Background: an optimization exercise with open tools, aiming at small area. Do not read the settings as production practice. Only simulation tests tie the RTL to the original design; equivalence was not proved. Some runs may be left out. An edit can pass the tests and still lose a function that they never use. Power is estimated from default activity; no workload was simulated.

### Congestion heat map, run 1

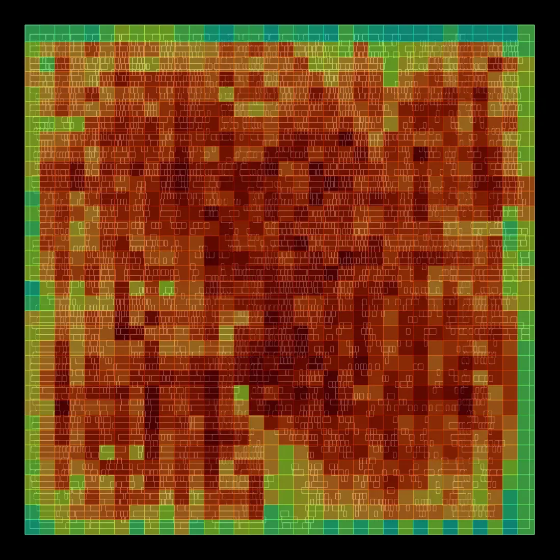
### Signal wires on met3, run 1

(2 px per um)
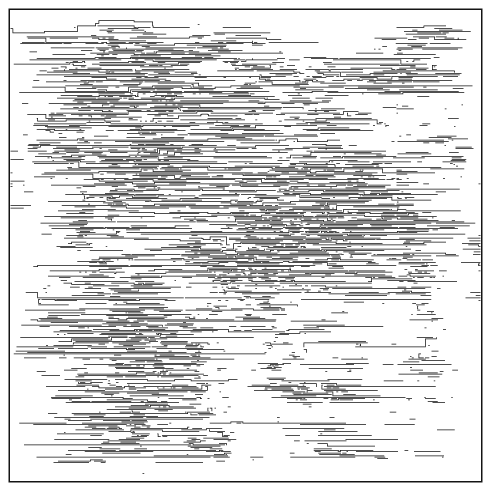
### Floorplan with the power grid, run 1

(2 px per um) Pins as bars on the die edge. Tap cells in grey.
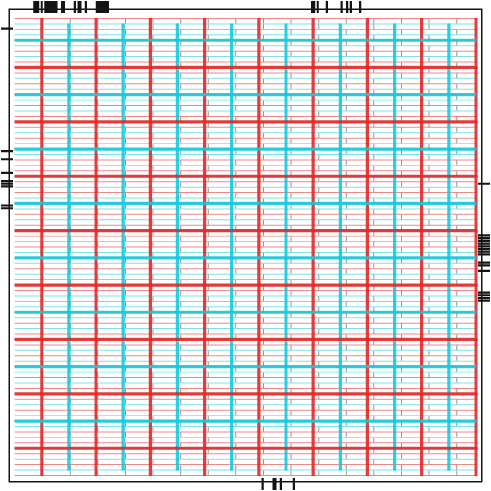
### Path with the least slack, run 1

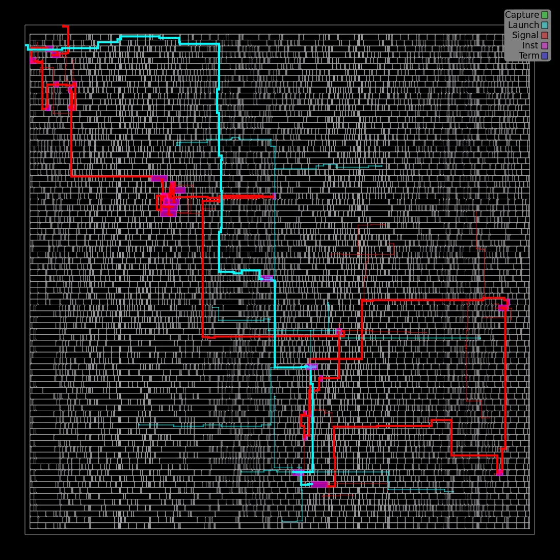
==> flow/design.v, too long to show whole: its modules and the start of the top module <==
// module tv80n: 9470 lines
module tv80n(m1_n, mreq_n, iorq_n, rd_n, wr_n, rfsh_n, halt_n, busak_n, A, dout, pc, reset_n, clk, wait_n, int_n, nmi_n, busrq_n, di);
  // ...
==> flow/run.sh <==
#!/bin/bash
# synth_recipe.tcl (not shown) runs the flow's synth.tcl, then flattens the netlist and writes it again
# the make line also repeats each setting of config.mk as NAME=value (left out here)
make -C /OpenROAD-flow-scripts/flow DESIGN_CONFIG=/design/flow/config.mk WORK_HOME=/design/flow/orfs CLKGATE_MAP_FILE= SYNTH_SCRIPT=/design/flow/synth_recipe.tcl finish
==> flow/config.mk <==
export PLATFORM = sky130hd
export DESIGN_NAME = tv80n
export DESIGN_NICKNAME = tv80n
export VERILOG_FILES = /design/flow/design.v
export SDC_FILE = /design/flow/constraint.sdc
export NUM_CORES = 4
export LEC_CHECK = 0
export ABC_AREA = 1
export CAP_MARGIN = 20
export CORE_MARGIN = 2
export CORE_UTILIZATION = 50
export CTS_BUF_LIST = sky130_fd_sc_hd__clkbuf_8
export CTS_CLUSTER_DIAMETER = 60
export CTS_CLUSTER_SIZE = 12
export SLEW_MARGIN = 20
==> flow/constraint.sdc <==
create_clock -name core_clock -period 12.0 [get_ports {clk}]
set_input_delay 2.4000 -clock core_clock [delete_from_list [all_inputs] [get_ports {clk}]]
set_output_delay 2.4000 -clock core_clock [all_outputs]
set_load 0.01 [all_outputs]
==> impl_results.md, run 1 <==
* Status: complete, no violations
* Top-count cell post-synth: nand2_1
* Data arrival, critical path at around 7.7 ns
* Syn avg cell area at between 7 and 8 um2
* Final setup fails at 0
* Commonest non-fill, non-tap cell in the layout: nand2_1
* CP max stage cell: nor2_2
* CP Max Fanout at 17
* WL per Instance at 33.1 um
* Cell Area, Synth at between 20,000 and 30,000 um2
* DP Wirelength at ~110 mm
* Non-Clock Inverter Count at ~540
* Placement Rows at 84
* Layout fillers at approximately 5,000
* P_leak at ~12 nW
* Top-area cell type share of the netlist area at between 10% and 20%
* Tap cell count at 688
* Post-synthesis register bit count at 345
* Vias per cell at between 7 and 8
* CTS Buffer Depth at 3
* FFs w/ async S/R, synth at 0%
* Die Height at about 240 um
* Clock share of power at between 10 and 15%
* Vias in the first global route at 30,325
* Via count at roughly 33,000
* I/O Pins at 62
* P_int at 3.00 mW
* CTS tree: yes
* Commonest non-fill, non-tap cells in the layout: 696 x nand2_1, 492 x inv_1, 391 x nor2_1
* 1st-iter DRT viols at between 6,000 and 7,000
* Layout clock area frac at approximately 2.7%
* Fraction of area in multi-input gates at between 50% and 60%
* Period utilisation layout at 83.8%
* Post-synth EDFFs at about 160
* Largest net degree at the start of global routing at 92
* Sw Ratio at a little under three fifths
* Hold Path Class: reg -> reg
* Crit. path cell count at 26
* Seq_cells at 345
* FF-to-FF setup slack at roughly 2.3 ns
* Top_reg_cell synth: dfxtp_1
* Hold Crit Depth at 2
* GR Overflow Total at 0
* CP startpoint kind: register
* Commonest cells post-synth: 696 x nand2_1, 488 x inv_1, 397 x nor2_1
* Detailed Routing Iterations Pass 1 at 12
* Post-CTS resize count at 0
* DRC Markers at 0
* Gate Count Post-Synth at between 3,000 and 4,000
* Share of cells above drive strength 1 at under 10%
* Die W at approximately 240 um
* Critical path class: reg -> out
* Synthesis Warnings at 1
* Post-route ant nets at 0
* MaxCap Viol Count at 0
* Worst EP required at 9.60 ns
* Non-Clock Buffer Area Fraction at between 3 and 4%
* Initial antenna violation count at 16
* Core ar. at ~53,000 um2
* Worst-Margin Slew at approximately 1.4 ns
* Post-CTS Setup Bufs at 0
* Layout area overhead at 7.45%
* CP top delay family: simple AND/OR/NAND/NOR gates
* # clk buffers at slightly above 40
* Port bufs at 61
* Yosys top cell by area: edfxtp_1
* Root buf cell: clkbuf_8
* P per Cell Area at between 200 and 250 nW/um2
* Net Count, Synth at 3,907
* Layout Nets at just under 4,000
* Seq pwr share at 23.8%
* R2R depth at 13
* Worst slack, placed at roughly 2.2 ns
* Most used cell, CP: inv_1
* Fmax at between 90 and 100 MHz
* Synth cell types at a little over 80
* Top cell class by occupied area: multi-input gates
* Unrepaired setup endpoints after global routing: no
* WL final at 150 mm
* Sequential cell area share at between 20 and 30%
* Clk sinks at around 350
* Ranking of synthesized cells by area: edfxtp_1 17%, dfxtp_1 14%, nand2_1 9.8%
* CTS H-tree depth at 2
* Reg area at 8470 um2
* Clock skew at about 0.049 ns
* Final Hold Fails at 0
* First-pass GRT wire length at about 210 mm
* VDD IR max at between 0.15 and 0.2 mV
* Worst hold slack at ~0.47 ns
## Picture notes: 'Congestion heat map'
GR peak layer: met2
global-route met2 utilization: 73.9%
GRT Overall Usage: 52.3%

## Picture notes: 'Signal wires on met3'
- main direction: horizontal
- nets with wire on the layer: 961
- wire length on this layer: 25.2 mm

## Picture notes: 'Floorplan with the power grid'
- VSS: red
- VDD: cyan
- met5 straps: 16
- rows: 84

## Picture notes: 'Path with the least slack'
setup TNS: 0 ns
Final Worst Setup Slack: 1.95 ns
post-layout util: 54.6%
Final Critical Period: 10.05 ns
final cell count without fillers: 4,529

==> run 1: metrics by stage <==
step                      cells  instance area, um2  util (%)  total power, mW
final                      4529               28800      54.6             7.05
after global routing       4522               28800      54.5             7.19
after CTS                  4516               28700      54.4             6.62
after detailed placement   4451               27900      52.9             5.76
after global placement     4450               27900      52.9             5.67
after floorplan            3795               26800         -             4.15
==> run 1: power groups by stage <==
stage	Clock (mW)	Combinational, mW	Sequential [mW]
final	0.887	4.48	1.68
after global routing	0.910	4.61	1.67
after CTS	0.862	4.10	1.65
after detailed placement	0.00259	4.08	1.67
after global placement	0.00259	4.00	1.67
after floorplan	0.00259	2.58	1.56
==> run 1: cell families (layout without fill, tap and decap cells) <==
family	after synthesis	in the layout	synth area share (%)
xor gates and xnor gates	48	48	1.57
AOI/OAI and AO/OA	1138	1138	27.4
muxes	1	1	0.0420
other	0	11	0
and+or+nand+nor	1486	1486	24.1
adders and majority gates	98	98	5.00
DFF	345	345	31.6
buffers and inverters	679	714	10.2
==> run 1: per-layer routing <==
layer,GRT usage [%],vias to the layer above,part of all wire (%)
met5,1.73,-,0.20
met4,38.4,22,10
met3,23.4,1030,17
met2,73.9,3393,39
met1,62.5,15235,34
li1,-,13349,-
## Run 2: what changed since run 1
==> flow/flow/run.sh (new file) <==
#!/bin/bash
# Own layout flow: the standard ORFS flow (standard.sh) with three changes
#  1. synthesis: the standard synthesis script, except that ABC maps the logic with
#     flow/nf.abc (&nf, area-oriented) instead of ORFS's abc script; flip-flops are
#     mapped by the standard dfflibmap step, so the registers are the standard ones
#  2. port buffers use sky130_fd_sc_hd__buf_1 (every port still gets its buffer)
#  3. CTS: clkbuf_8 leaf clusters of at most 12 sinks, no dummy loads
# Each step's full output goes to a log file in the work folder.
set -euo pipefail
W=$(pwd)
{
  cat <<'TCL'
proc abc {args} {
  set i [lsearch -exact $args -script]
  if {$i >= 0} { lset args [expr {$i + 1}] $::env(MY_ABC_SCRIPT) }
  yosys abc {*}$args
}
TCL
  cat "$W/synth_recipe.tcl"
} > "$W/own_synth.tcl"
export MY_ABC_SCRIPT="$W/flow/nf.abc"
bash "$W/standard.sh" "SYNTH_SCRIPT=$W/own_synth.tcl" synth > "$W/synth.log" 2>&1
bash "$W/standard.sh" "SYNTH_SCRIPT=$W/own_synth.tcl" \
  "BUFFER_PORTS_ARGS=-buffer_cell sky130_fd_sc_hd__buf_1" \
  "CTS_ARGS=-sink_clustering_enable -repair_clock_nets -dont_use_dummy_load -buf_list sky130_fd_sc_hd__clkbuf_8 -sink_clustering_size 12 -sink_clustering_max_diameter 60" \
  finish > "$W/layout.log" 2>&1
==> flow/flow/nf.abc (new file) <==
strash
&get -n
&st
&dch
&nf -R 1000
&put
==> flow/standard.sh (new file) <==
#!/bin/bash
# synth_recipe.tcl (not shown) runs the flow's synth.tcl, then flattens the netlist and writes it again
# the make line also repeats each setting of config.mk as NAME=value (left out here)
make -C /OpenROAD-flow-scripts/flow DESIGN_CONFIG=/design/flow/config.mk WORK_HOME=/design/flow/orfs CLKGATE_MAP_FILE= SYNTH_SCRIPT=/design/flow/synth_recipe.tcl "${@:-finish}"
==> flow/config.mk (replaced) <==
export PLATFORM = sky130hd
export DESIGN_NAME = tv80n
export DESIGN_NICKNAME = tv80n
export VERILOG_FILES = /design/flow/design.v
export SDC_FILE = /design/flow/constraint.sdc
export NUM_CORES = 4
export LEC_CHECK = 0
export CAP_MARGIN = 20
export CORE_MARGIN = 2
export CORE_UTILIZATION = 70
export SLEW_MARGIN = 20
removed: flow/run.sh
==> run 2 against run 1 <==
Compared with the run above:
- the flow now stops in global routing (5_1_grt)
- synthesized area shrank 8.9%
- synthesized cell count shrank 19%
==> impl_results.md, run 2 <==
* Synth cell types at 64 (was 82)
* Port bufs at 61 (unchanged)
* Post-CTS Setup Bufs at 0 (unchanged)
* Cell Area, Synth at 24,400 um2 (was 26,800 um2)
* Clk sinks at 345 (unchanged)
* Post-synthesis register bit count at 345 (unchanged)
* Top-count cell post-synth: nand2_1 (unchanged)
* Status: did not finish (was complete, no violations)
* CTS Buffer Depth at 3 (unchanged)
* Number of buffers created by CTS at 37 (was 41)
* I/O Pins at 62 (unchanged)
* Net Count, Synth at 3,172 (was 3,907)
* Die W at 191 um (was 235 um)
* Log Error: [ERROR GRT-0116] Global routing finished with congestion. Check the congestion regions in the DRC Viewer.
* Commonest cells post-synth: 423 x nand2_1, 408 x nor2_1, 287 x o21ai_0 (was 696 x nand2_1, 488 x inv_1, 397 x nor2_1)
* Placement Rows at 68 (was 84)
* Stage reached: global routing (5_1_grt)
* Initial Util at 70.8% (was 50.8%)
* Post-CTS resize count at 0 (unchanged)
* Gate Count Post-Synth at 3,060 (was 3,795)
* Die Height at 191 um (was 235 um)
* Post-synth EDFFs at 156 (unchanged)
* Largest net degree at the start of global routing at 82
* FFs w/ async S/R, synth at 0% (unchanged)
* Gpl congestion at 1.69 (was 1.13)
* Seq/Total Area, Yosys at 34.7% (was 31.6%)
* Top_reg_cell synth: dfxtp_1 (unchanged)
* Root buf cell: clkbuf_8 (unchanged)
* Ranking of synthesized cells by area: edfxtp_1 19%, dfxtp_1 16%, nand2_1 6.5% (was edfxtp_1 17%, dfxtp_1 14%, nand2_1 9.8%)
* Top-area cell type share of the netlist area at 19.2% (was 17.5%)
* Yosys top cell by area: edfxtp_1 (unchanged)
* DP Wirelength at 83.1 mm (was 111 mm)
* Syn avg cell area at 7.97 um2 (was 7.06 um2)
* CTS H-tree depth at 2 (unchanged)
* # hold bufs at CTS at 0 (unchanged)
* Synthesis Warnings at 1 (unchanged)
* DP Area at 25,800 um2 (was 27,900 um2)
## run 2: changes by cell type after synthesis, moves of 29 or more
cell | before | now
a222oi_1 | 0 | 46
nand2b_1 | 0 | 37
clkbuf_1 | 86 | 0
clkinv_1 | 11 | 95
nand3_1 | 174 | 106
inv_1 | 488 | 0
o21ai_1 | 31 | 0
inv_2 | 38 | 0
nor2b_1 | 0 | 29
nand2_1 | 696 | 423
nor3_1 | 63 | 103
a22oi_1 | 22 | 69
nand2_2 | 34 | 0
## run 2: kinds of logic after synthesis
kind of cell	Yosys count	synth area share, %
flops	345	34.7
xor+xnor	76	2.73
compound gates	1152	31.3
mux	34	1.49
fa+ha+maj	99	5.53
buf+inv	95	1.46
simple gates	1259	22.8
## run 2: per-stage QoR
stage | cells | utilization (%) | hold WS, ns | setup WS [ns] | total power, mW
floorplan | 3060 | - | 0.437 | 1.03 | 4.02
global placement | 3643 | 74.7 | 0.449 | 1.50 | 5.23
detailed placement | 3643 | 74.8 | 0.460 | 0.934 | 5.33
CTS | 3683 | 76.3 | 0.474 | 0.960 | 6.01
## Run 3: what changed since run 2
--- a/flow/config.mk
+++ b/flow/config.mk
@@ -8,4 +8,5 @@
 export CAP_MARGIN = 20
 export CORE_MARGIN = 2
-export CORE_UTILIZATION = 70
+export CORE_UTILIZATION = 40
+export GPL_TIMING_DRIVEN = 0
 export SLEW_MARGIN = 20
### Ports around the boundary, run 3

(2 px per um) Pins as bars across the die edge, other pins in grey.
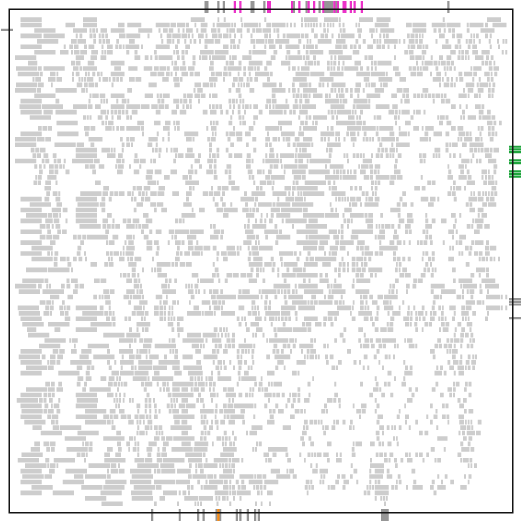
- dout: green (pins 8; direction output; edge right)
- A: magenta (pins 16; direction output; edge top)
- rfsh_n: orange (pins 1; direction output; edge bottom)
- all pins by edge: 33 top, 16 bottom, 12 right, 1 left

### Congestion heat map, run 3

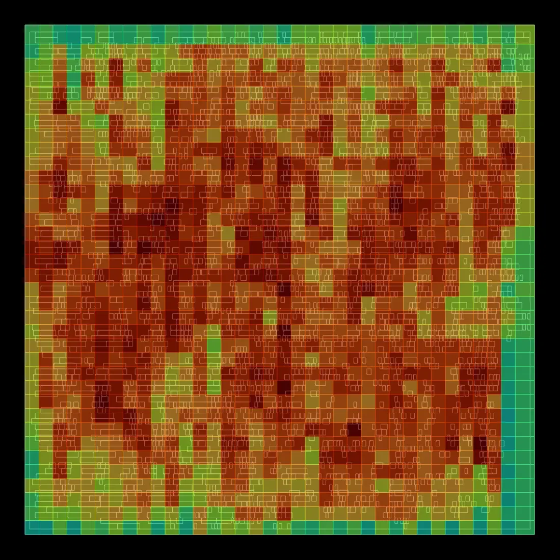
GRT Overall Usage: 44.0%
WL per Instance: 35.8 um
post-layout util: 44.9%
met1 usage: 54.0%

==> run 3 against run 2 <==
Compared with the run above:
- the run now finishes clean
- synthesized area unchanged
- synthesized cell count unchanged
==> impl_results.md, run 3 <==
* Gate Count Post-Synth at 3,060 (unchanged)
* Period utilisation layout at a little over nine tenths
* FF-to-FF setup slack at 0.36 ns
* Post-synth EDFFs at 156 (unchanged)
* P per Cell Area at 247 nW/um2
* GR peak layer: met2
* Vias in the first global route at 27,286
* Via count at roughly 30,000
* Top-area cell type share of the netlist area at 19.2% (unchanged)
* Non-Clock Inverter Count at between 90 and 100
* CP top delay family: simple AND/OR/NAND/NOR gates
* VDD IR max at ~0.18 mV
* DRT met1 WL at approximately 52 mm
* Commonest cells post-synth: 423 x nand2_1, 408 x nor2_1, 287 x o21ai_0 (unchanged)
* Root buf cell: clkbuf_8 (unchanged)
* Worst hold slack at 0.473 ns
* Worst path bufs/invs at 5
* Largest net degree at the start of global routing at 69
* Detailed Routing Iterations Pass 1 at 8
* Hold Path Class: reg -> reg
* Clock skew at 0.0487 ns
* Uppermost routed layer: met5
* Synthesis Warnings at 1 (unchanged)
* Layout clock area frac at about 2.2%
* Post-route ant nets at 0
* Worst-path clk slew at ~0.08 ns
* WL final at roughly 140 mm
* Initial Util at 40.4% (was 70.8%)
* Layout Nets at approximately 3,300
* CP max stage delay at approximately 0.55 ns
* Port bufs at 61 (unchanged)
* CP max stage cell: fa_1
* Ranking of synthesized cells by area: edfxtp_1 19%, dfxtp_1 16%, nand2_1 6.5% (unchanged)
* Reg area at between 8000 and 9000 um2
* Cell Area, Synth at 24,400 um2 (unchanged)
* GR Overflow Total at 0
* Worst EP required at about 12 ns
* Non-Clock Buffer Area Fraction at under 10%
* Global-route met2 utilization at 68.7%
* # diodes at 2
* Commonest non-fill, non-tap cell in the layout: nand2_1
* Number of buffers created by CTS at 42 (was 37)
* Clk sinks at 345 (unchanged)
* Met3 usage at between 10% and 20%
* Critical path class: reg -> reg
* CTS H-tree depth at 2 (unchanged)
* Fraction of area in multi-input gates at 58.6%
* DRC Markers at 0
* Seq/Total Area, Yosys at 34.7% (unchanged)
* DP Wirelength at 108 mm (was 83.1 mm)
* # hold bufs at CTS at 0 (unchanged)
* Gpl congestion at 1.07 (was 1.69)
* Post-synthesis register bit count at 345 (unchanged)
* Top-count cell post-synth: nand2_1 (unchanged)
* First-pass GRT wire length at between 200 and 250 mm
* Tap cell count at ~780
* CTS Buffer Depth at 3 (unchanged)
* Syn avg cell area at 7.97 um2 (unchanged)
* Worst-Margin Slew at about 1.3 ns
* R2R depth at 40
* Core ar. at between 60,000 and 70,000 um2
* MaxCap Viol Count at 0
* Multi-In Gates at 2,620
* Fmax at roughly 86 MHz
* Crit. path cell count at 40
* Final setup fails at 0
* Synth cell types at 64 (unchanged)
* Hold Crit Depth at 2
* Yosys top cell by area: edfxtp_1 (unchanged)
* CTS tree: yes
* Commonest non-fill, non-tap cells in the layout: 419 x nand2_1, 389 x nor2_1, 274 x o21ai_0
* Share of cells above drive strength 1 at a little over 5%
* CP Max Fanout at 28
* Top_reg_cell synth: dfxtp_1 (unchanged)
* Final Hold Fails at 0
* Layout fillers at 6,144
* Layout area overhead at 11.1%
* FFs w/ async S/R, synth at 0% (unchanged)
* Routed wire length on met3 at 16.8 mm
* Most used cell, CP: fa_1
* Unrepaired setup endpoints after global routing: no
* Die footprint at between 60,000 and 70,000 um2
* Initial antenna violation count at 5
* Clk Latency, worst-skew pair at around 0.65 ns
* # clk buffers at 42
* Met2 WL post-DR at just over 60 mm
* Vias per cell at approximately 7.3
* Net Count, Synth at 3,172 (unchanged)
* Crit end category: register
* Worst slack, placed at -1.93 ns (was 0.934 ns)
* Die Height at 251 um (was 191 um)
* Sequential cell area share at a little under a third
* Placement Rows at 90 (was 68)
* Die W at 251 um (was 191 um)
* Top cell class by occupied area: multi-input gates
* Plain + repair buffers at 100
* Status: complete, no violations (was did not finish)
* Final Worst Setup Slack at ~0.36 ns
* I/O Pins at 62 (unchanged)
* 1st-iter DRT viols at approximately 4,600
* CP startpoint kind: register
* Seq_cells at between 300 and 400
* Data arrival, critical path at about 12 ns
* P_leak at just over 9 nW
### Path with the least slack, run 3

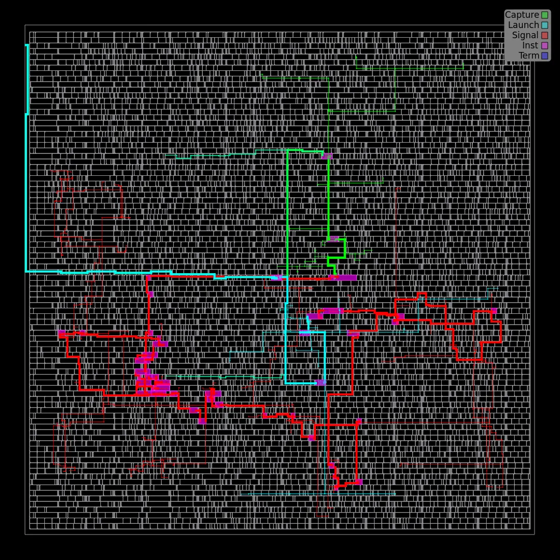
Final Critical Period: 11.64 ns
final cell count without fillers: 3,989

### Signal wires on met3, run 3

(2 px per um)
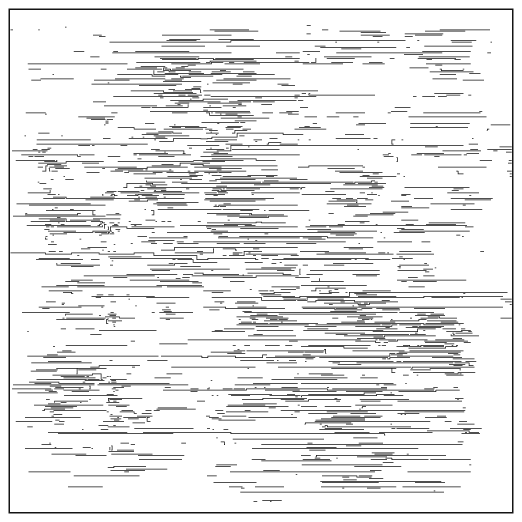
- nets with wire on the layer: 660
- longest straight run: 116 um

## run 3: power by group
part	switching, mW	leakage (nW)	total (mW)	internal (mW)
registers	0.390	3.02	1.82	1.43
logic	2.81	5.97	4.12	1.31
clock network	0.450	0.308	0.762	0.312
## run 3: per-stage QoR
step | instances | util [%] | setup TNS, ns | instance area [um2] | total power [mW]
floorplan | 3060 | - | 0 | 24400 | 4.02
global placement | 3903 | 42.4 | -538.94 | 25600 | 5.53
detailed placement | 3942 | 43.7 | -89.50 | 26400 | 5.72
CTS | 3987 | 44.8 | 0 | 27000 | 6.48
global route | 3988 | 44.9 | 0 | 27100 | 6.95
finish | 3989 | 44.9 | 0 | 27100 | 6.70
## run 3: kinds of logic after synthesis
family | after synthesis | synth area share [%]
XOR/XNOR | 76 | 2.73
AND/OR/NAND/NOR | 1259 | 22.8
multiplexers | 34 | 1.49
AO/OA/AOI/OAI | 1152 | 31.3
buffers and inverters | 95 | 1.46
adder cells (fa/ha/maj) | 99 | 5.53
flip-flops | 345 | 34.7
## run 3: what timing repair did
action,4_1_cts,5_1_grt
endpoints found under the setup margin,81,65
gates resized for setup,21,13
buffers inserted,0,0
## Run 4: what changed since run 3
--- a/flow/flow/run.sh
+++ b/flow/flow/run.sh
@@ -2,5 +2,6 @@
 # Own layout flow: the standard ORFS flow (standard.sh) with three changes
 #  1. synthesis: the standard synthesis script, except that ABC maps the logic with
-#     flow/nf.abc (&nf, area-oriented) instead of ORFS's abc script; flip-flops are
+#     flow/nf.abc (&nf, area-oriented) instead of ORFS's abc script, and adders are
+#     left to ABC (no ADDER_MAP_FILE half/full-adder extraction); flip-flops are
 #     mapped by the standard dfflibmap step, so the registers are the standard ones
 #  2. port buffers use sky130_fd_sc_hd__buf_1 (every port still gets its buffer)
@@ -20,6 +21,6 @@
 } > "$W/own_synth.tcl"
 export MY_ABC_SCRIPT="$W/flow/nf.abc"
-bash "$W/standard.sh" "SYNTH_SCRIPT=$W/own_synth.tcl" synth > "$W/synth.log" 2>&1
-bash "$W/standard.sh" "SYNTH_SCRIPT=$W/own_synth.tcl" \
+bash "$W/standard.sh" "SYNTH_SCRIPT=$W/own_synth.tcl" "ADDER_MAP_FILE=" synth > "$W/synth.log" 2>&1
+bash "$W/standard.sh" "SYNTH_SCRIPT=$W/own_synth.tcl" "ADDER_MAP_FILE=" \
   "BUFFER_PORTS_ARGS=-buffer_cell sky130_fd_sc_hd__buf_1" \
   "CTS_ARGS=-sink_clustering_enable -repair_clock_nets -dont_use_dummy_load -buf_list sky130_fd_sc_hd__clkbuf_8 -sink_clustering_size 12 -sink_clustering_max_diameter 60" \
### Signal wires on met3, run 4

(2 px per um)
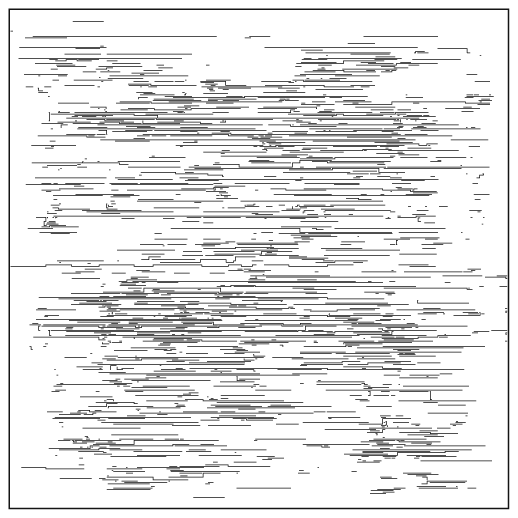
- longest straight run: 165 um
- share of all routed wire: 14%

### Floorplan with the power grid, run 4

(2 px per um) Pins as bars on the die edge. Tap cells in grey.
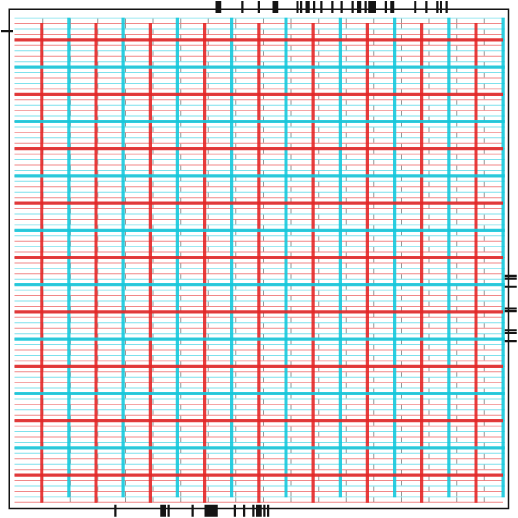
- VDD: cyan
- VSS: red
- met1 rails: 90
- rows: 89
- tap cells: 773
- met5 straps: 17

### Path with the least slack, run 4

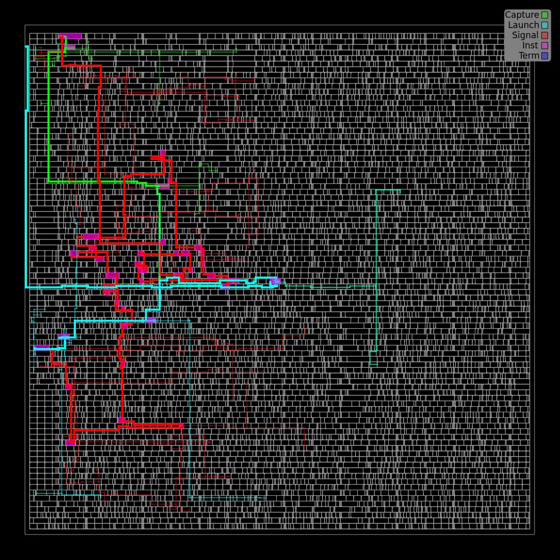
Final Critical Period: 11.59 ns
final cell count without fillers: 4,001

### Congestion heat map, run 4

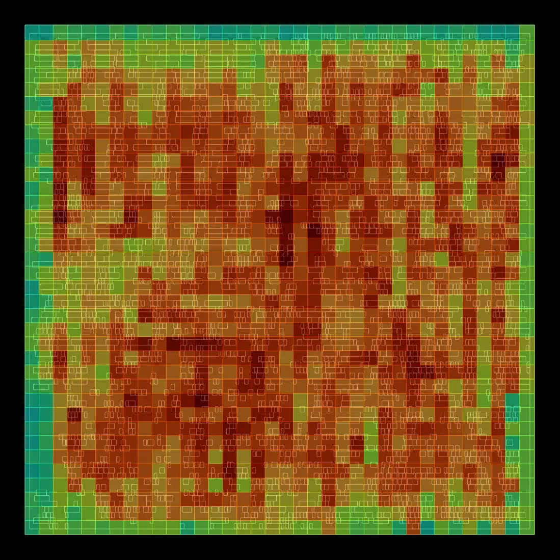
post-layout util: 45.0%
WL per Instance: 34.5 um
global-route met2 utilization: 63.5%
met3 usage: 13.5%

==> run 4 against run 3 <==
Compared with the run above:
- synthesized cell count increased by 0.78%
- wire length down 3.1%
- synthesized area down 1.7%
- critical endpoint is now i_tv80_core.i_reg.RegsH[3][6]
- utilization rose by 0.13 points
- flip-flop and latch count is the same
==> impl_results.md, run 4 <==
* Share of cells above drive strength 1 at 4.59% (was 5.18%)
* Post-synthesis register bit count at 345 (unchanged)
* # diodes at 4 (was 2)
* Multiplexer area fraction after synthesis at 1.69% (was 1.49%)
* CP startpoint kind: register (unchanged)
* Unrepaired setup endpoints after global routing: no (unchanged)
* Final Worst Setup Slack at 0.407 ns (was 0.362 ns)
* XOR/XNOR Fraction of Synth Area at 5.11% (was 2.73%)
* Vias in the first global route at 26,930 (was 27,286)
* Net Count, Synth at 3,098 (was 3,172)
* FF-to-FF setup slack at 0.41 ns (was 0.36 ns)
* Layout fillers at 5,974 (was 6,144)
* Post-CTS resize count at 13 (was 21)
* Synth Area in Simple Gates at 24.2% (was 22.8%)
* Seq_cells at 345 (unchanged)
* Syn avg cell area at 7.78 um2 (was 7.97 um2)
* Hold Crit Depth at 2 (unchanged)
* First-pass GRT wire length at 196 mm (was 202 mm)
* Data arrival, critical path at 11.97 ns (was 12.00 ns)
* CP max stage cell: dfxtp_1 (was fa_1)
* Die W at 249 um (was 251 um)
* Clk Latency, worst-skew pair at 0.66 ns (was 0.65 ns)
* Tap cell count at 773 (was 782)
* CP Max Fanout at 30 (was 28)
* Gpl congestion at 1.04 (was 1.07)
* Yosys top cell by area: edfxtp_1 (unchanged)
* # hold bufs at CTS at 0 (unchanged)
* Die footprint at 61,900 um2 (was 63,000 um2)
* DRC Markers at 0 (unchanged)
* VDD IR max at 0.186 mV (was 0.181 mV)
* Top cell class by occupied area: multi-input gates (unchanged)
* MaxCap Viol Count at 0 (unchanged)
* Setup TNS at 0 ns (unchanged)
* Post-placement cell count at 3,948 (was 3,942)
* Die Height at 249 um (was 251 um)
* Layout area overhead at 11.1% (about the same)
* Initial antenna violation count at 7 (was 5)
* Placement Rows at 89 (was 90)
* DP Area at 25,900 um2 (was 26,400 um2)
* Multi-In Gates at 2,682 (was 2,620)
* CTS tree: yes (unchanged)
* Sequential cell area share at 31.9% (was 31.3%)
* CP max stage delay at 1.11 ns (was 0.55 ns)
* Plain + repair buffers at 94 (was 100)
* Commonest cells post-synth: 432 x nor2_1, 423 x nand2_1, 281 x o21ai_0 (was 423 x nand2_1, 408 x nor2_1, 287 x o21ai_0)
* Status: complete, no violations (unchanged)
* Period utilisation layout at 96.6% (was 97.0%)
* Worst EP required at 12.37 ns (was 12.36 ns)
* Worst-Margin Slew at 1.24 ns (was 1.33 ns)
* Initial Util at 40.6% (was 40.4%)
* CTS Buffer Depth at 3 (unchanged)
* Reg area at 8490 um2 (about the same)
* P per Cell Area at 257 nW/um2 (was 247 nW/um2)
* Vias per cell at 7.36 (was 7.32)
## run 4: changes by cell type in the layout (fill, tap and decap cells not counted), moves of 11 or more
cell      delta
a222oi_1    -14
a211oi_1    +14
nor2_1      +30
ha_1        -82
clkinv_1    -39
xnor2_1     +45
or2_0       +11
a221oi_1    +11
a21oi_1     +24
fa_1        -15
xor2_1      +20
## run 4: critical path: cells and delay by family (launching register included)
family | cells | cell delay [ns]
compound gates | 9 | 3.11
xor+xnor | 2 | 0.29
fa+ha+maj | 2 | 0.79
buf+inv | 2 | 0.30
flops | 1 | 1.11
mux | 3 | 1.02
simple gates | 19 | 4.65
## run 4: cells by family after synthesis
group                    Yosys count
AND/OR/NAND/NOR                 1311
AO/OA/AOI/OAI                   1186
flip-flops                       345
XOR/XNOR                         140
buffers and inverters             57
multiplexers                      38
adder cells (fa/ha/maj)            7
## run 4: power by group
part / switching, mW / internal, mW / leakage, nW
Combinational: 2.87 / 1.34 / 5.46
Clock: 0.448 / 0.319 / 0.315
Sequential: 0.444 / 1.44 / 3.02
Total: 3.76 / 3.10 / 8.79
## run 4: metal layers
layer,track usage (%),part of all wire (%)
met4,20.8,5.8
met1,56.4,39
met5,0,0.083
met2,63.5,42
met3,13.5,14
### Ports around the boundary, run 4

(2 px per um) Pins as bars across the die edge, other pins in grey.
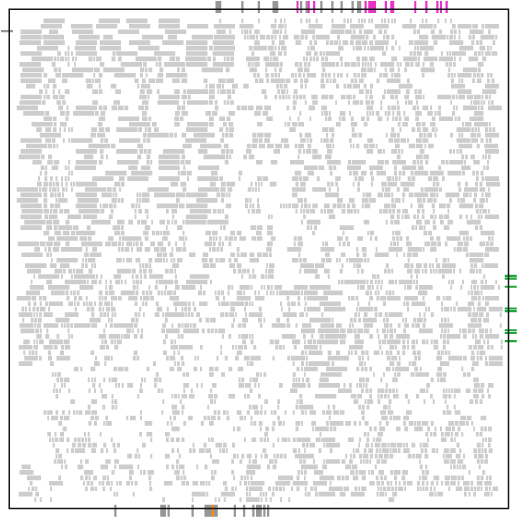

--- run 5: outline of the changes from run 4 ---
flow/design.v: 9470 -> 9554 lines; modules unchanged: 0
  tv80n: edited, 9470 -> 9554 lines
--- a/flow/flow/run.sh
+++ b/flow/flow/run.sh
@@ -6,5 +6,5 @@
 #     mapped by the standard dfflibmap step, so the registers are the standard ones
 #  2. port buffers use sky130_fd_sc_hd__buf_1 (every port still gets its buffer)
-#  3. CTS: clkbuf_8 leaf clusters of at most 12 sinks, no dummy loads
+#  3. CTS: clkbuf_4 leaf clusters of at most 8 sinks, no dummy loads
 # Each step's full output goes to a log file in the work folder.
 set -euo pipefail
@@ -24,4 +24,4 @@
 bash "$W/standard.sh" "SYNTH_SCRIPT=$W/own_synth.tcl" "ADDER_MAP_FILE=" \
   "BUFFER_PORTS_ARGS=-buffer_cell sky130_fd_sc_hd__buf_1" \
-  "CTS_ARGS=-sink_clustering_enable -repair_clock_nets -dont_use_dummy_load -buf_list sky130_fd_sc_hd__clkbuf_8 -sink_clustering_size 12 -sink_clustering_max_diameter 60" \
+  "CTS_ARGS=-sink_clustering_enable -repair_clock_nets -dont_use_dummy_load -buf_list sky130_fd_sc_hd__clkbuf_4 -sink_clustering_size 8 -sink_clustering_max_diameter 50" \
   finish > "$W/layout.log" 2>&1
--- a/flow/config.mk
+++ b/flow/config.mk
@@ -10,3 +10,4 @@
 export CORE_UTILIZATION = 40
 export GPL_TIMING_DRIVEN = 0
+export SETUP_SLACK_MARGIN = 0.1
 export SLEW_MARGIN = 20
### Ports around the boundary, run 5

(2 px per um) Pins as bars across the die edge, other pins in grey.
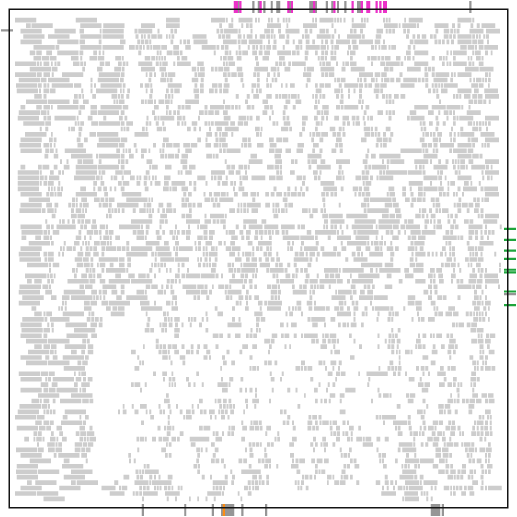
- rfsh_n: orange (pins 1; direction output; edge bottom)
- A: magenta (pins 16; direction output; edge top)
- dout: green (pins 8; direction output; edge right)
- all pins by edge: 34 top, 18 bottom, 9 right, 1 left

### Signal wires on met3, run 5

(2 px per um)
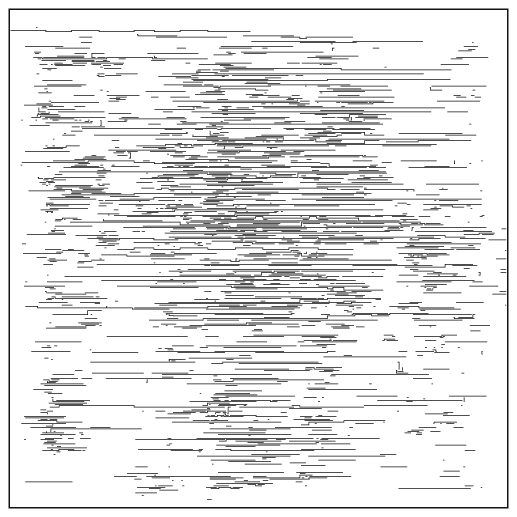
- nets with wire on the layer: 669
- longest straight run: 163 um
- share of all routed wire: 13%
- wire length on this layer: 18,500 um
- main direction: horizontal

==> run 5 against run 4 <==
Compared with the run above:
- critical path depth shrank 6
- sequential share of layout area is 0.11 points higher
- wire length up 0.72%
- flip-flop and latch count unchanged
==> impl_results.md, run 5 <==
* Via count at 29,487 (was 29,448)
* Post-CTS Setup Bufs at 0 (unchanged)
* Syn avg cell area at 7.79 um2 (was 7.78 um2)
* Final setup fails at 0 (unchanged)
* Initial Util at 40.5% (was 40.6%)
* Net Count, Synth at 3,085 (was 3,098)
* CP max stage delay at 1.09 ns (was 1.11 ns)
* First-pass GRT wire length at 196 mm (about the same)
* CP startpoint kind: register (unchanged)
* FF-to-FF setup slack at 0.76 ns (was 0.41 ns)
* P_leak at 8.65 nW (was 8.79 nW)
* I/O Pins at 62 (unchanged)
* CTS H-tree depth at 2 (unchanged)
* Clock share of power at 10.4% (was 11.2%)
* Unrepaired setup endpoints after global routing: no (unchanged)
* Critical path class: reg -> reg (unchanged)
* Die footprint at 61,800 um2 (was 61,900 um2)
* Overall Power at 6.41 mW (was 6.86 mW)
* Top pwr grp: combinational logic (unchanged)
* Status: complete, no violations (unchanged)
* Placement Rows at 89 (unchanged)
* Gate Count Post-Synth at 3,071 (was 3,084)
* Top-count cell post-synth: nand2_1 (was nor2_1)
* Data arrival, critical path at 11.78 ns (was 11.97 ns)
* WL final at 139 mm (was 138 mm)
* VDD IR max at 0.166 mV (was 0.186 mV)
* Largest net degree at the start of global routing at 68 (was 63)
* Post-synth EDFFs at 156 (unchanged)
* GRT Overall Usage at 43.0% (was 42.9%)
* Number of buffers created by CTS at 57 (was 43)
* CTS Buffer Depth at 3 (unchanged)
* Top_reg_cell synth: dfxtp_1 (unchanged)
* Clk Latency, worst-skew pair at 0.90 ns (was 0.66 ns)
* Period utilisation layout at 93.7% (was 96.6%)
* Die Height at 249 um (about the same)
* Detailed Routing Iterations Pass 1 at 10 (was 12)
* Ranking of synthesized cells by area: edfxtp_1 20%, dfxtp_1 16%, nand2_1 6.8% (was edfxtp_1 20%, dfxtp_1 16%, nor2_1 6.8%)
* Die W at 249 um (about the same)
* Worst path bufs/invs at 3 (was 2)
* Gate power share at 60.0% (was 61.4%)
* Post-route cell area at 26,500 um2 (was 26,600 um2)
* Clock net power at 0.664 mW (was 0.767 mW)
* Gpl congestion at 1.05 (was 1.04)
### Path with the least slack, run 5

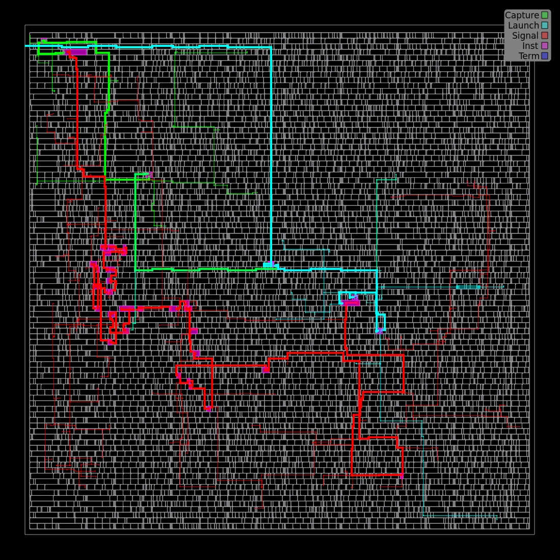
Final Critical Period: 11.24 ns
Final Worst Setup Slack: 0.762 ns
post-layout util: 45.0%
final cell count without fillers: 4,018

### The metal 2 layer, run 5

(2 px per um) Cells faint in the background.
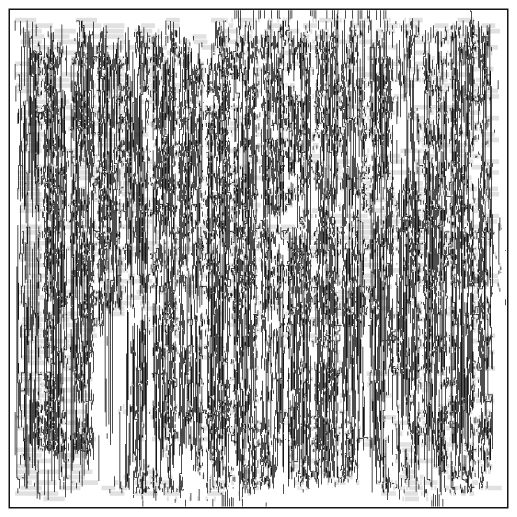
- main direction: vertical
- longest straight run: 106 um
- wire length on this layer: 59.3 mm
- nets with wire on the layer: 2,725

-- run 5: cell count changes in the layout (fill, tap and decap cells not counted), moves of 16 or more --
| cell | before | now |
|---|---|---|
| clkbuf_8 | 43 | 0 |
| mux2i_1 | 28 | 11 |
| a222oi_1 | 32 | 61 |
| o221ai_1 | 51 | 68 |
| a221oi_1 | 68 | 50 |
| o21ai_0 | 269 | 306 |
| clkbuf_4 | 1 | 57 |
| nor2_1 | 419 | 381 |
| o22ai_1 | 110 | 86 |
| a21oi_1 | 261 | 300 |
| a22oi_1 | 63 | 38 |
| a31oi_1 | 56 | 40 |
| a22o_1 | 23 | 5 |
-- run 5: area by class of cell --
class                           count  area, um2
Clock inverter                      4       15.0
Clock buffer                       57        428
Multi-Input combinational cell   2679      15500
Tap cell                          773        967
Sequential cell                   345       8480
Timing Repair Buffer              110        936
Inverter                           46        179
Fill cell                        6050      32500
Antenna cell                        4       10.0
-- run 5: logic make-up after synthesis --
group                    after synthesis  synth area share, %
buffers and inverters                 47                0.738
AND/OR/NAND/NOR                     1300                 24.5
adder cells (fa/ha/maj)               10                0.419
AO/OA/AOI/OAI                       1215                 33.2
multiplexers                          19                0.832
flip-flops                           345                 35.4
XOR/XNOR                             135                 4.94
## Run 6: what changed since run 5
--- a/flow/config.mk
+++ b/flow/config.mk
@@ -6,8 +6,8 @@
 export NUM_CORES = 4
 export LEC_CHECK = 0
-export CAP_MARGIN = 20
+export CAP_MARGIN = 15
 export CORE_MARGIN = 2
 export CORE_UTILIZATION = 40
 export GPL_TIMING_DRIVEN = 0
 export SETUP_SLACK_MARGIN = 0.1
-export SLEW_MARGIN = 20
+export SLEW_MARGIN = 15
==> run 6 against run 5 <==
Compared with the run above:
- combinational power is essentially flat
- count of clock-buffer cells in the layout is the same
- setup slack gained 0.10 ns
- fmax grew 1.1%
- largest cell class unchanged
==> impl_results.md, run 6 <==
* Status: complete, no violations (unchanged)
* Detailed Routing Iterations Pass 1 at 19 (was 10)
* Setup TNS at 0 ns (unchanged)
* Crit end category: register (unchanged)
* Commonest cells post-synth: 431 x nand2_1, 390 x nor2_1, 319 x o21ai_0 (unchanged)
* Sequential Power at 1.90 mW (about the same)
* First-pass GRT wire length at 196 mm (about the same)
* I/O Pins at 62 (unchanged)
* Post-synth EDFFs at 156 (unchanged)
* Unrepaired setup endpoints after global routing: no (unchanged)
* Worst hold slack at 0.469 ns (was 0.475 ns)
* CTS H-tree depth at 2 (unchanged)
* 1st-iter DRT viols at 4,702 (was 4,557)
* Largest net degree at the start of global routing at 72 (was 68)
* CP max stage cell: dfxtp_2 (was clkinv_1)
* Number of buffers created by CTS at 57 (unchanged)
* Yosys top cell by area: edfxtp_1 (unchanged)
* Layout area overhead at 10.7% (was 11.0%)
* Cell Area, Synth at 23,900 um2 (unchanged)
* Share of cells above drive strength 1 at 4.97% (was 5.28%)
* WL final at 139 mm (about the same)
* Ranking of synthesized cells by area: edfxtp_1 20%, dfxtp_1 16%, nand2_1 6.8% (unchanged)
* Period utilisation layout at 92.8% (was 93.7%)
* Data arrival, critical path at 5.79 ns (was 11.78 ns)
* Overall Power at 6.39 mW (was 6.41 mW)
* Layout fillers at 6,001 (was 6,050)
* Commonest non-fill, non-tap cell in the layout: nand2_1 (unchanged)
* Critical path class: reg -> reg (unchanged)
* Top_reg_cell synth: dfxtp_1 (unchanged)
* # hold bufs at CTS at 0 (unchanged)
* Worst slack, placed at 1.22 ns (was 1.03 ns)
* Seq_cells at 345 (unchanged)
* Clock net power at 0.672 mW (was 0.664 mW)
* Reg area at 8480 um2 (about the same)
* P per Cell Area at 241 nW/um2 (about the same)
* MaxCap Viol Count at 0 (unchanged)
* # diodes at 3 (was 4)
* Seq pwr share at 29.7% (about the same)
* Post-CTS Setup Bufs at 0 (unchanged)
* Top cell class by occupied area: multi-input gates (unchanged)
* CTS tree: yes (unchanged)
* Post-CTS resize count at 0 (unchanged)
* Sequential cell area share at 32.0% (about the same)
* GR Overflow Total at 0 (unchanged)
* Worst EP required at 6.66 ns (was 12.54 ns)
* Seq/Total Area, Yosys at 35.4% (unchanged)
* Post-layout util at 44.8% (was 45.0%)
* Crit. path cell count at 9 (was 31)
* Vias in the first global route at 26,922 (was 27,078)
* Commonest non-fill, non-tap cells in the layout: 429 x nand2_1, 383 x nor2_1, 311 x o21ai_0 (was 429 x nand2_1, 381 x nor2_1, 306 x o21ai_0)
* # clk buffers at 57 (unchanged)
* Layout clock area frac at 1.67% (about the same)
* Layout Nets at 3,257 (unchanged)
* CP top delay family: simple AND/OR/NAND/NOR gates (was compound AO/OA/AOI/OAI gates)
* Via count at 29,328 (was 29,487)
* Net Count, Synth at 3,085 (unchanged)
* Final Hold Fails at 0 (unchanged)
* Top pwr grp: combinational logic (unchanged)
* Initial antenna violation count at 9 (was 6)
* CTS Buffer Depth at 3 (unchanged)
* Non-Clock Buffer Area Fraction at 3.45% (was 3.53%)
[run 6: cell count changes in the layout (fill, tap and decap cells not counted), moves of 2 or more]
| cell | previous run | this run |
|---|---|---|
| buf_12 | 6 | 8 |
| buf_16 | 9 | 6 |
| buf_2 | 3 | 5 |
| buf_6 | 10 | 8 |
| buf_8 | 7 | 10 |
| nor2_1 | 381 | 383 |
| nor3_1 | 107 | 110 |
| nor3_2 | 12 | 9 |
| o21ai_0 | 306 | 311 |
| o21ai_1 | 10 | 6 |
[run 6: cells by family after synthesis]
kind of cell	after synthesis	synth area share (%)
buffers and inverters	47	0.738
and+or+nand+nor	1300	24.5
AOI/OAI and AO/OA	1215	33.2
adders and majority gates	10	0.419
muxes	19	0.832
DFF	345	35.4
xor gates and xnor gates	135	4.94
[run 6: routing by layer]
| layer | routed length [um] | part of all wire [%] | global-route usage (%) | vias to the layer above |
|---|---|---|---|---|
| li1 | - | - | - | 12372 |
| met1 | 51600 | 37 | 54.0 | 14017 |
| met2 | 59100 | 42 | 64.9 | 2333 |
| met3 | 17900 | 13 | 12.6 | 587 |
| met4 | 10400 | 7.5 | 26.0 | 19 |
| met5 | 137 | 0.098 | 0 | - |
### Congestion heat map, run 6

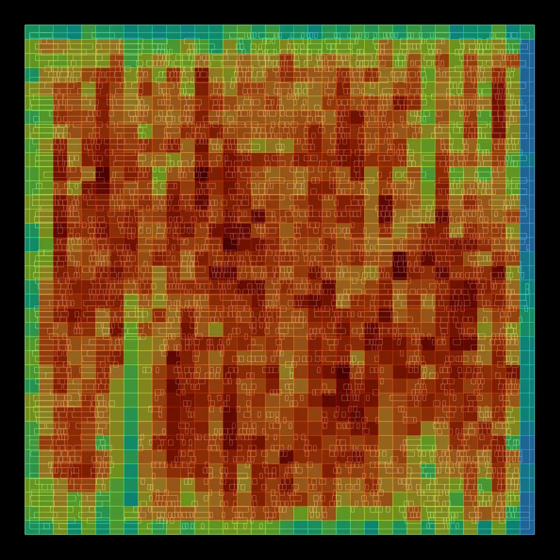
GRT Overall Usage: 42.9%
WL per Instance: 34.6 um
met1 usage: 54.0%
met3 usage: 12.6%

### Path with the least slack, run 6

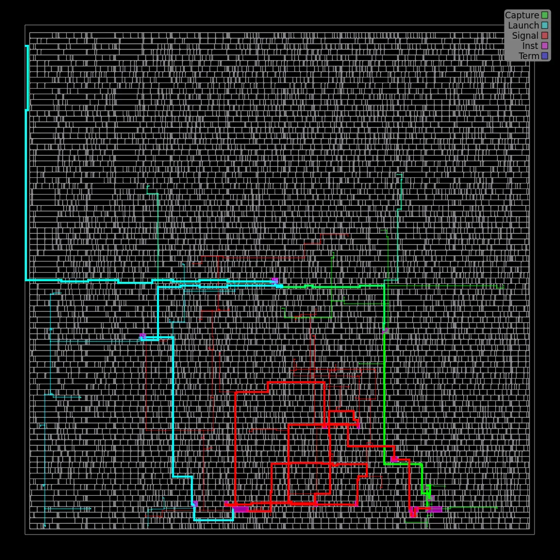
final cell count without fillers: 4,017
Final Worst Setup Slack: 0.862 ns
Final Critical Period: 11.14 ns

### Signal wires on met3, run 6

(2 px per um)
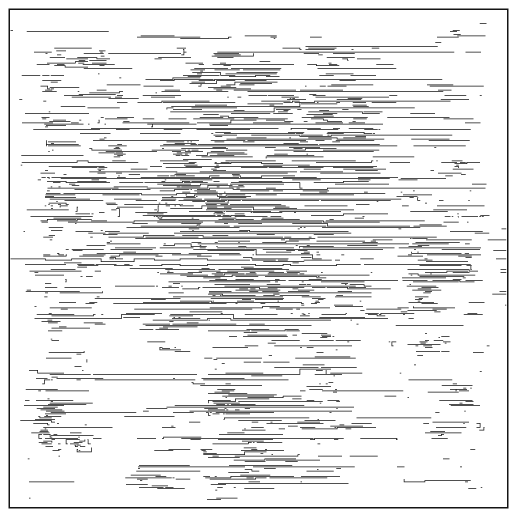
- main direction: horizontal
- longest straight run: 164 um

### Floorplan with the power grid, run 6

(2 px per um) Pins as bars on the die edge. Tap cells in grey.
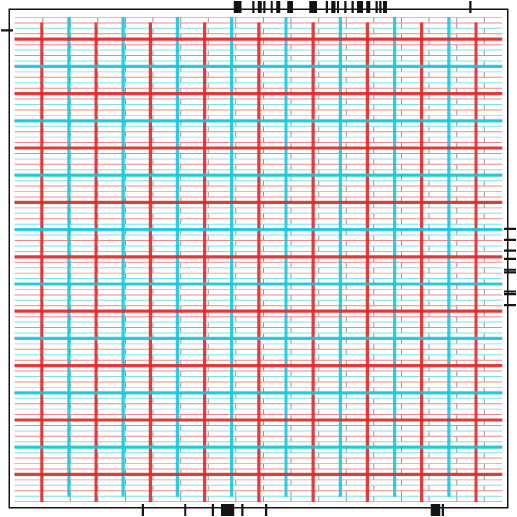
- VDD: cyan
- VSS: red
- met5 straps: 17
- tap cells: 773
- rows: 89
- met4 straps: 17

### The metal 2 layer, run 6

(2 px per um) Cells faint in the background.
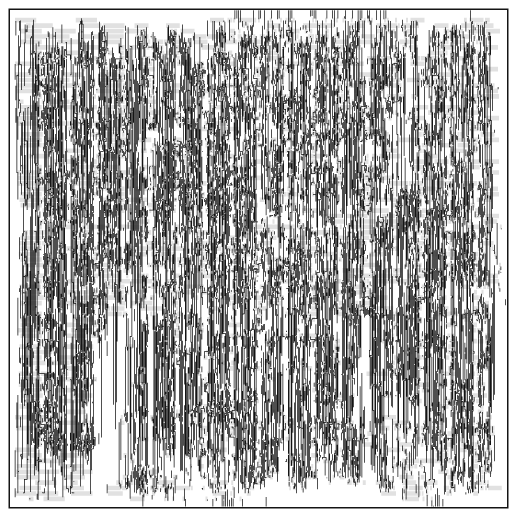

## Run 7: large edit since run 6, in outline
flow/design.v: 9554 -> 9882 lines; modules unchanged: 0
  tv80n: edited, 9554 -> 9882 lines
--- a/flow/flow/run.sh
+++ b/flow/flow/run.sh
@@ -6,5 +6,5 @@
 #     mapped by the standard dfflibmap step, so the registers are the standard ones
 #  2. port buffers use sky130_fd_sc_hd__buf_1 (every port still gets its buffer)
-#  3. CTS: clkbuf_4 leaf clusters of at most 8 sinks, no dummy loads
+#  3. CTS: clkbuf_8 leaf clusters of at most 12 sinks, no dummy loads
 # Each step's full output goes to a log file in the work folder.
 set -euo pipefail
@@ -24,4 +24,4 @@
 bash "$W/standard.sh" "SYNTH_SCRIPT=$W/own_synth.tcl" "ADDER_MAP_FILE=" \
   "BUFFER_PORTS_ARGS=-buffer_cell sky130_fd_sc_hd__buf_1" \
-  "CTS_ARGS=-sink_clustering_enable -repair_clock_nets -dont_use_dummy_load -buf_list sky130_fd_sc_hd__clkbuf_4 -sink_clustering_size 8 -sink_clustering_max_diameter 50" \
+  "CTS_ARGS=-sink_clustering_enable -repair_clock_nets -dont_use_dummy_load -buf_list sky130_fd_sc_hd__clkbuf_8 -sink_clustering_size 12 -sink_clustering_max_diameter 60" \
   finish > "$W/layout.log" 2>&1
--- a/flow/config.mk
+++ b/flow/config.mk
@@ -6,8 +6,8 @@
 export NUM_CORES = 4
 export LEC_CHECK = 0
-export CAP_MARGIN = 15
+export CAP_MARGIN = 20
 export CORE_MARGIN = 2
 export CORE_UTILIZATION = 40
 export GPL_TIMING_DRIVEN = 0
 export SETUP_SLACK_MARGIN = 0.1
-export SLEW_MARGIN = 15
+export SLEW_MARGIN = 20
### The metal 2 layer, run 7

(2 px per um) Cells faint in the background.
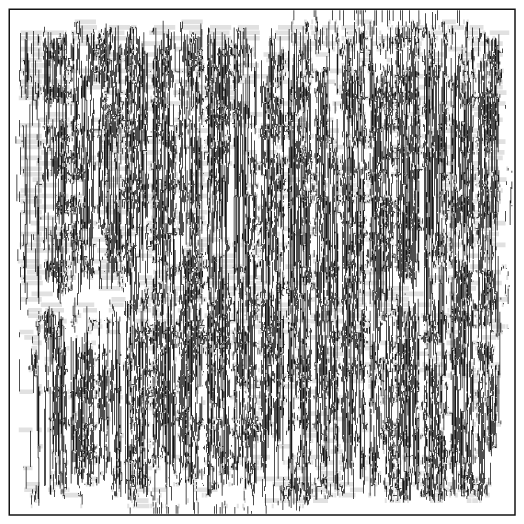
- share of all routed wire: 42%
- longest straight run: 92.5 um

### Path with the least slack, run 7

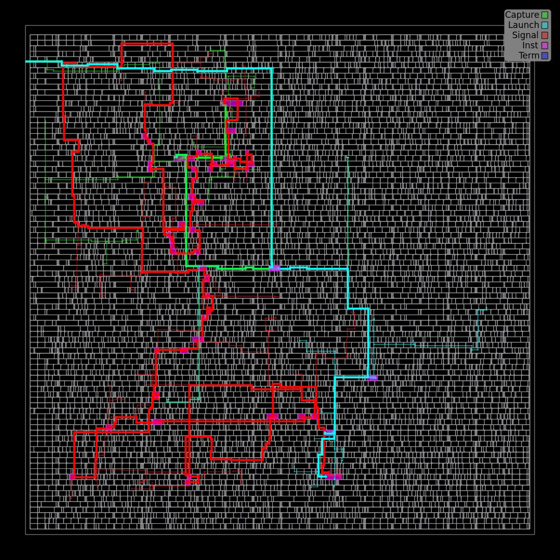
Final Worst Setup Slack: 0.623 ns
final cell count without fillers: 4,114
post-layout util: 45.2%
Final Critical Period: 11.38 ns

==> run 7 against run 6 <==
Compared with the run above:
- count of clock-buffer cells in the layout fell by 15
- clock power rose by 15%
- die area rose by 2.9%
- largest cell class unchanged
==> impl_results.md, run 7 <==
* Placement Rows at 90 (was 89)
* Synthesis Warnings at 1 (unchanged)
* 1st-iter DRT viols at 5,516 (was 4,702)
* Crit end category: register (unchanged)
* Worst slack, placed at -0.955 ns (was 1.22 ns)
* Die W at 252 um (was 249 um)
* # diodes at 3 (unchanged)
* Core ar. at 60,600 um2 (was 59,000 um2)
* WL per Instance at 34.1 um (was 34.6 um)
* Overall Power at 7.39 mW (was 6.39 mW)
* Combinational power at 4.60 mW (was 3.82 mW)
* Top pwr grp: combinational logic (unchanged)
* Hold Crit Depth at 2 (unchanged)
* P_int at 3.31 mW (was 2.90 mW)
* Number of buffers created by CTS at 42 (was 57)
* Post-route cell area at 27,400 um2 (was 26,500 um2)
* Plain + repair buffers at 104 (was 110)
* Seq pwr share at 27.3% (was 29.7%)
* Via count at 30,427 (was 29,328)
* CP startpoint kind: register (unchanged)
* Initial antenna violation count at 2 (was 9)
* R2R depth at 44 (was 9)
* Non-Clock Buffer Area Fraction at 3.31% (was 3.45%)
* Clk Latency, worst-skew pair at 0.71 ns (was 0.90 ns)
* Gate power share at 62.3% (was 59.8%)
* Net Count, Synth at 3,194 (was 3,085)
* Detailed Routing Iterations Pass 1 at 8 (was 19)
* CP max stage delay at 0.67 ns (was 0.90 ns)
* Port bufs at 61 (unchanged)
* CP Max Fanout at 36 (was 26)
* FF-to-FF setup slack at 0.62 ns (was 0.86 ns)
* Ranking of synthesized cells by area: edfxtp_1 21%, dfxtp_1 15%, nor2_1 7.4% (was edfxtp_1 20%, dfxtp_1 16%, nand2_1 6.8%)
* Status: complete, no violations (unchanged)
* Final Hold Fails at 0 (unchanged)
* CTS tree: yes (unchanged)
* Die Height at 252 um (was 249 um)
* P per Cell Area at 270 nW/um2 (was 241 nW/um2)
* Sequential Power at 2.02 mW (was 1.90 mW)
* Gate Count Post-Synth at 3,180 (was 3,071)
* Fmax at 87.9 MHz (was 89.9 MHz)
* Top-area cell type share of the netlist area at 20.7% (was 19.6%)
* Clk sinks at 359 (was 345)
* Top cell class by occupied area: multi-input gates (unchanged)
* Layout Nets at 3,345 (was 3,257)
* P_leak at 9.11 nW (was 8.63 nW)
* CP top delay family: simple AND/OR/NAND/NOR gates (unchanged)
* Period utilisation layout at 94.8% (was 92.8%)
* GR Overflow Total at 0 (unchanged)
* Post-synthesis register bit count at 359 (was 345)
* Largest net degree at the start of global routing at 75 (was 72)
* Commonest non-fill, non-tap cell in the layout: nor2_1 (was nand2_1)
* Seq_cells at 359 (was 345)
* Post-placement cell count at 4,064 (was 3,953)
* Syn avg cell area at 7.74 um2 (was 7.79 um2)
* VDD IR max at 0.136 mV (was 0.179 mV)
* Layout fillers at 6,144 (was 6,001)
* Die footprint at 63,600 um2 (was 61,800 um2)
* Clock share of power at 10.5% (about the same)
### Congestion heat map, run 7

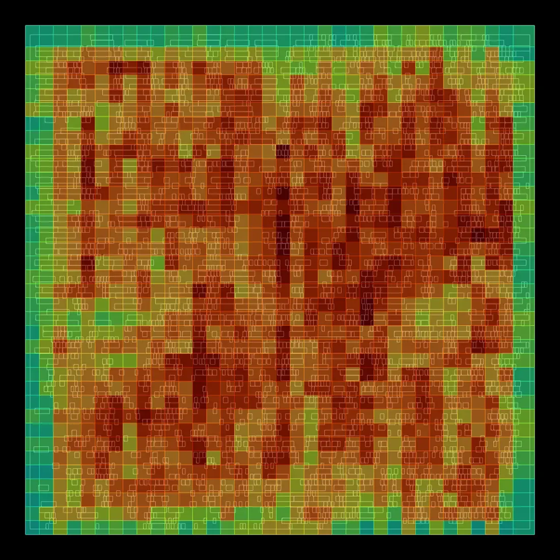
met3 usage: 11.3%
GRT Overall Usage: 42.7%

### Floorplan with the power grid, run 7

(2 px per um) Pins as bars on the die edge. Tap cells in grey.
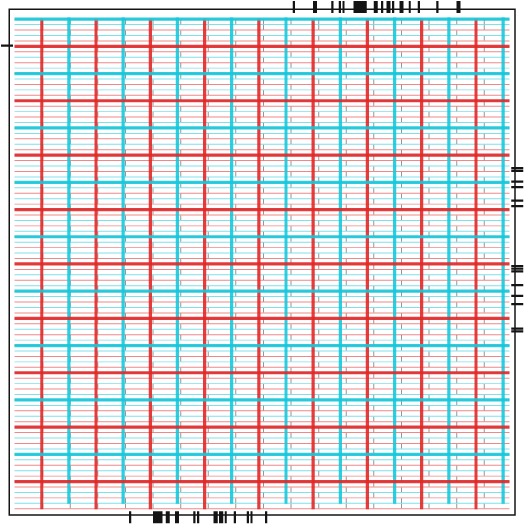
- VDD: cyan
- VSS: red
- met1 rails: 91
- met4 straps: 18
- met5 straps: 18

==> run 7: cell count changes after synthesis, moves of 12 or more <==
| cell | delta |
|---|---|
| o221ai_1 | -22 |
| a211oi_1 | -12 |
| o221a_1 | -16 |
| nand2_1 | -12 |
| o21ai_0 | +17 |
| o22ai_1 | +35 |
| nor3_1 | -17 |
| a31oi_1 | +13 |
| nor2_1 | +94 |
| a222oi_1 | -12 |
| edfxtp_1 | +14 |
==> run 7: cells by family after synthesis <==
kind of cell               share of synthesized area, %
xor gates and xnor gates                           4.52
AOI/OAI and AO/OA                                  33.2
muxes                                             0.549
adders and majority gates                         0.325
DFF                                                36.1
and+or+nand+nor                                    24.7
buffers and inverters                             0.640
==> run 7: per-layer routing <==
layer  vias up  global-route usage, %  share of wire, %
met1     14629                   56.7                38
met2      2543                   63.9                42
met5         -                      0                 0
met3       531                   11.3                14
li1      12724                      -                 -
met4         0                   21.8               6.1
==> run 7: timing repair <==
item                                    4_1_cts  5_1_grt
endpoints found under the hold margin         0        0
endpoints found under the setup margin       41       41
setup buffers                                 0        0
gates resized for setup                       6       13

==> gallery <==
The metal 2 layer.
(2 px per um) Cells faint in the background.
Plate I
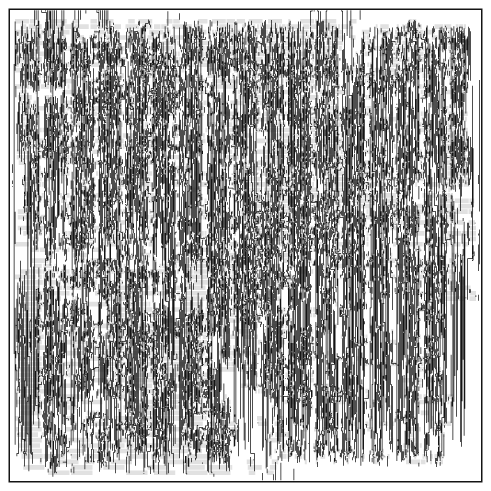
Plate II
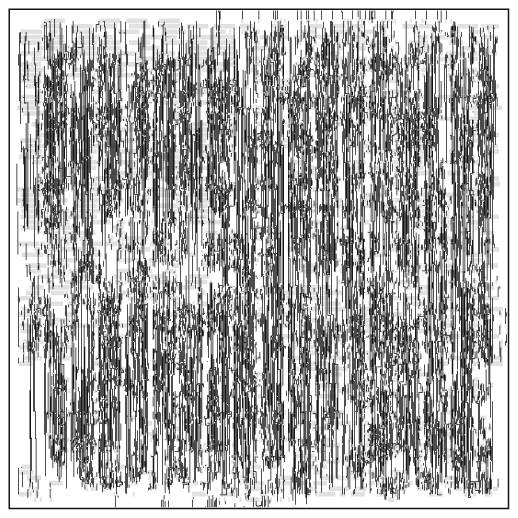
- Plate I = run 1
- Plate II = run 4

Key to Plate I:
- main direction: vertical
- longest straight run: 145 um
- nets with wire on the layer: 3,362
- share of all routed wire: 39%

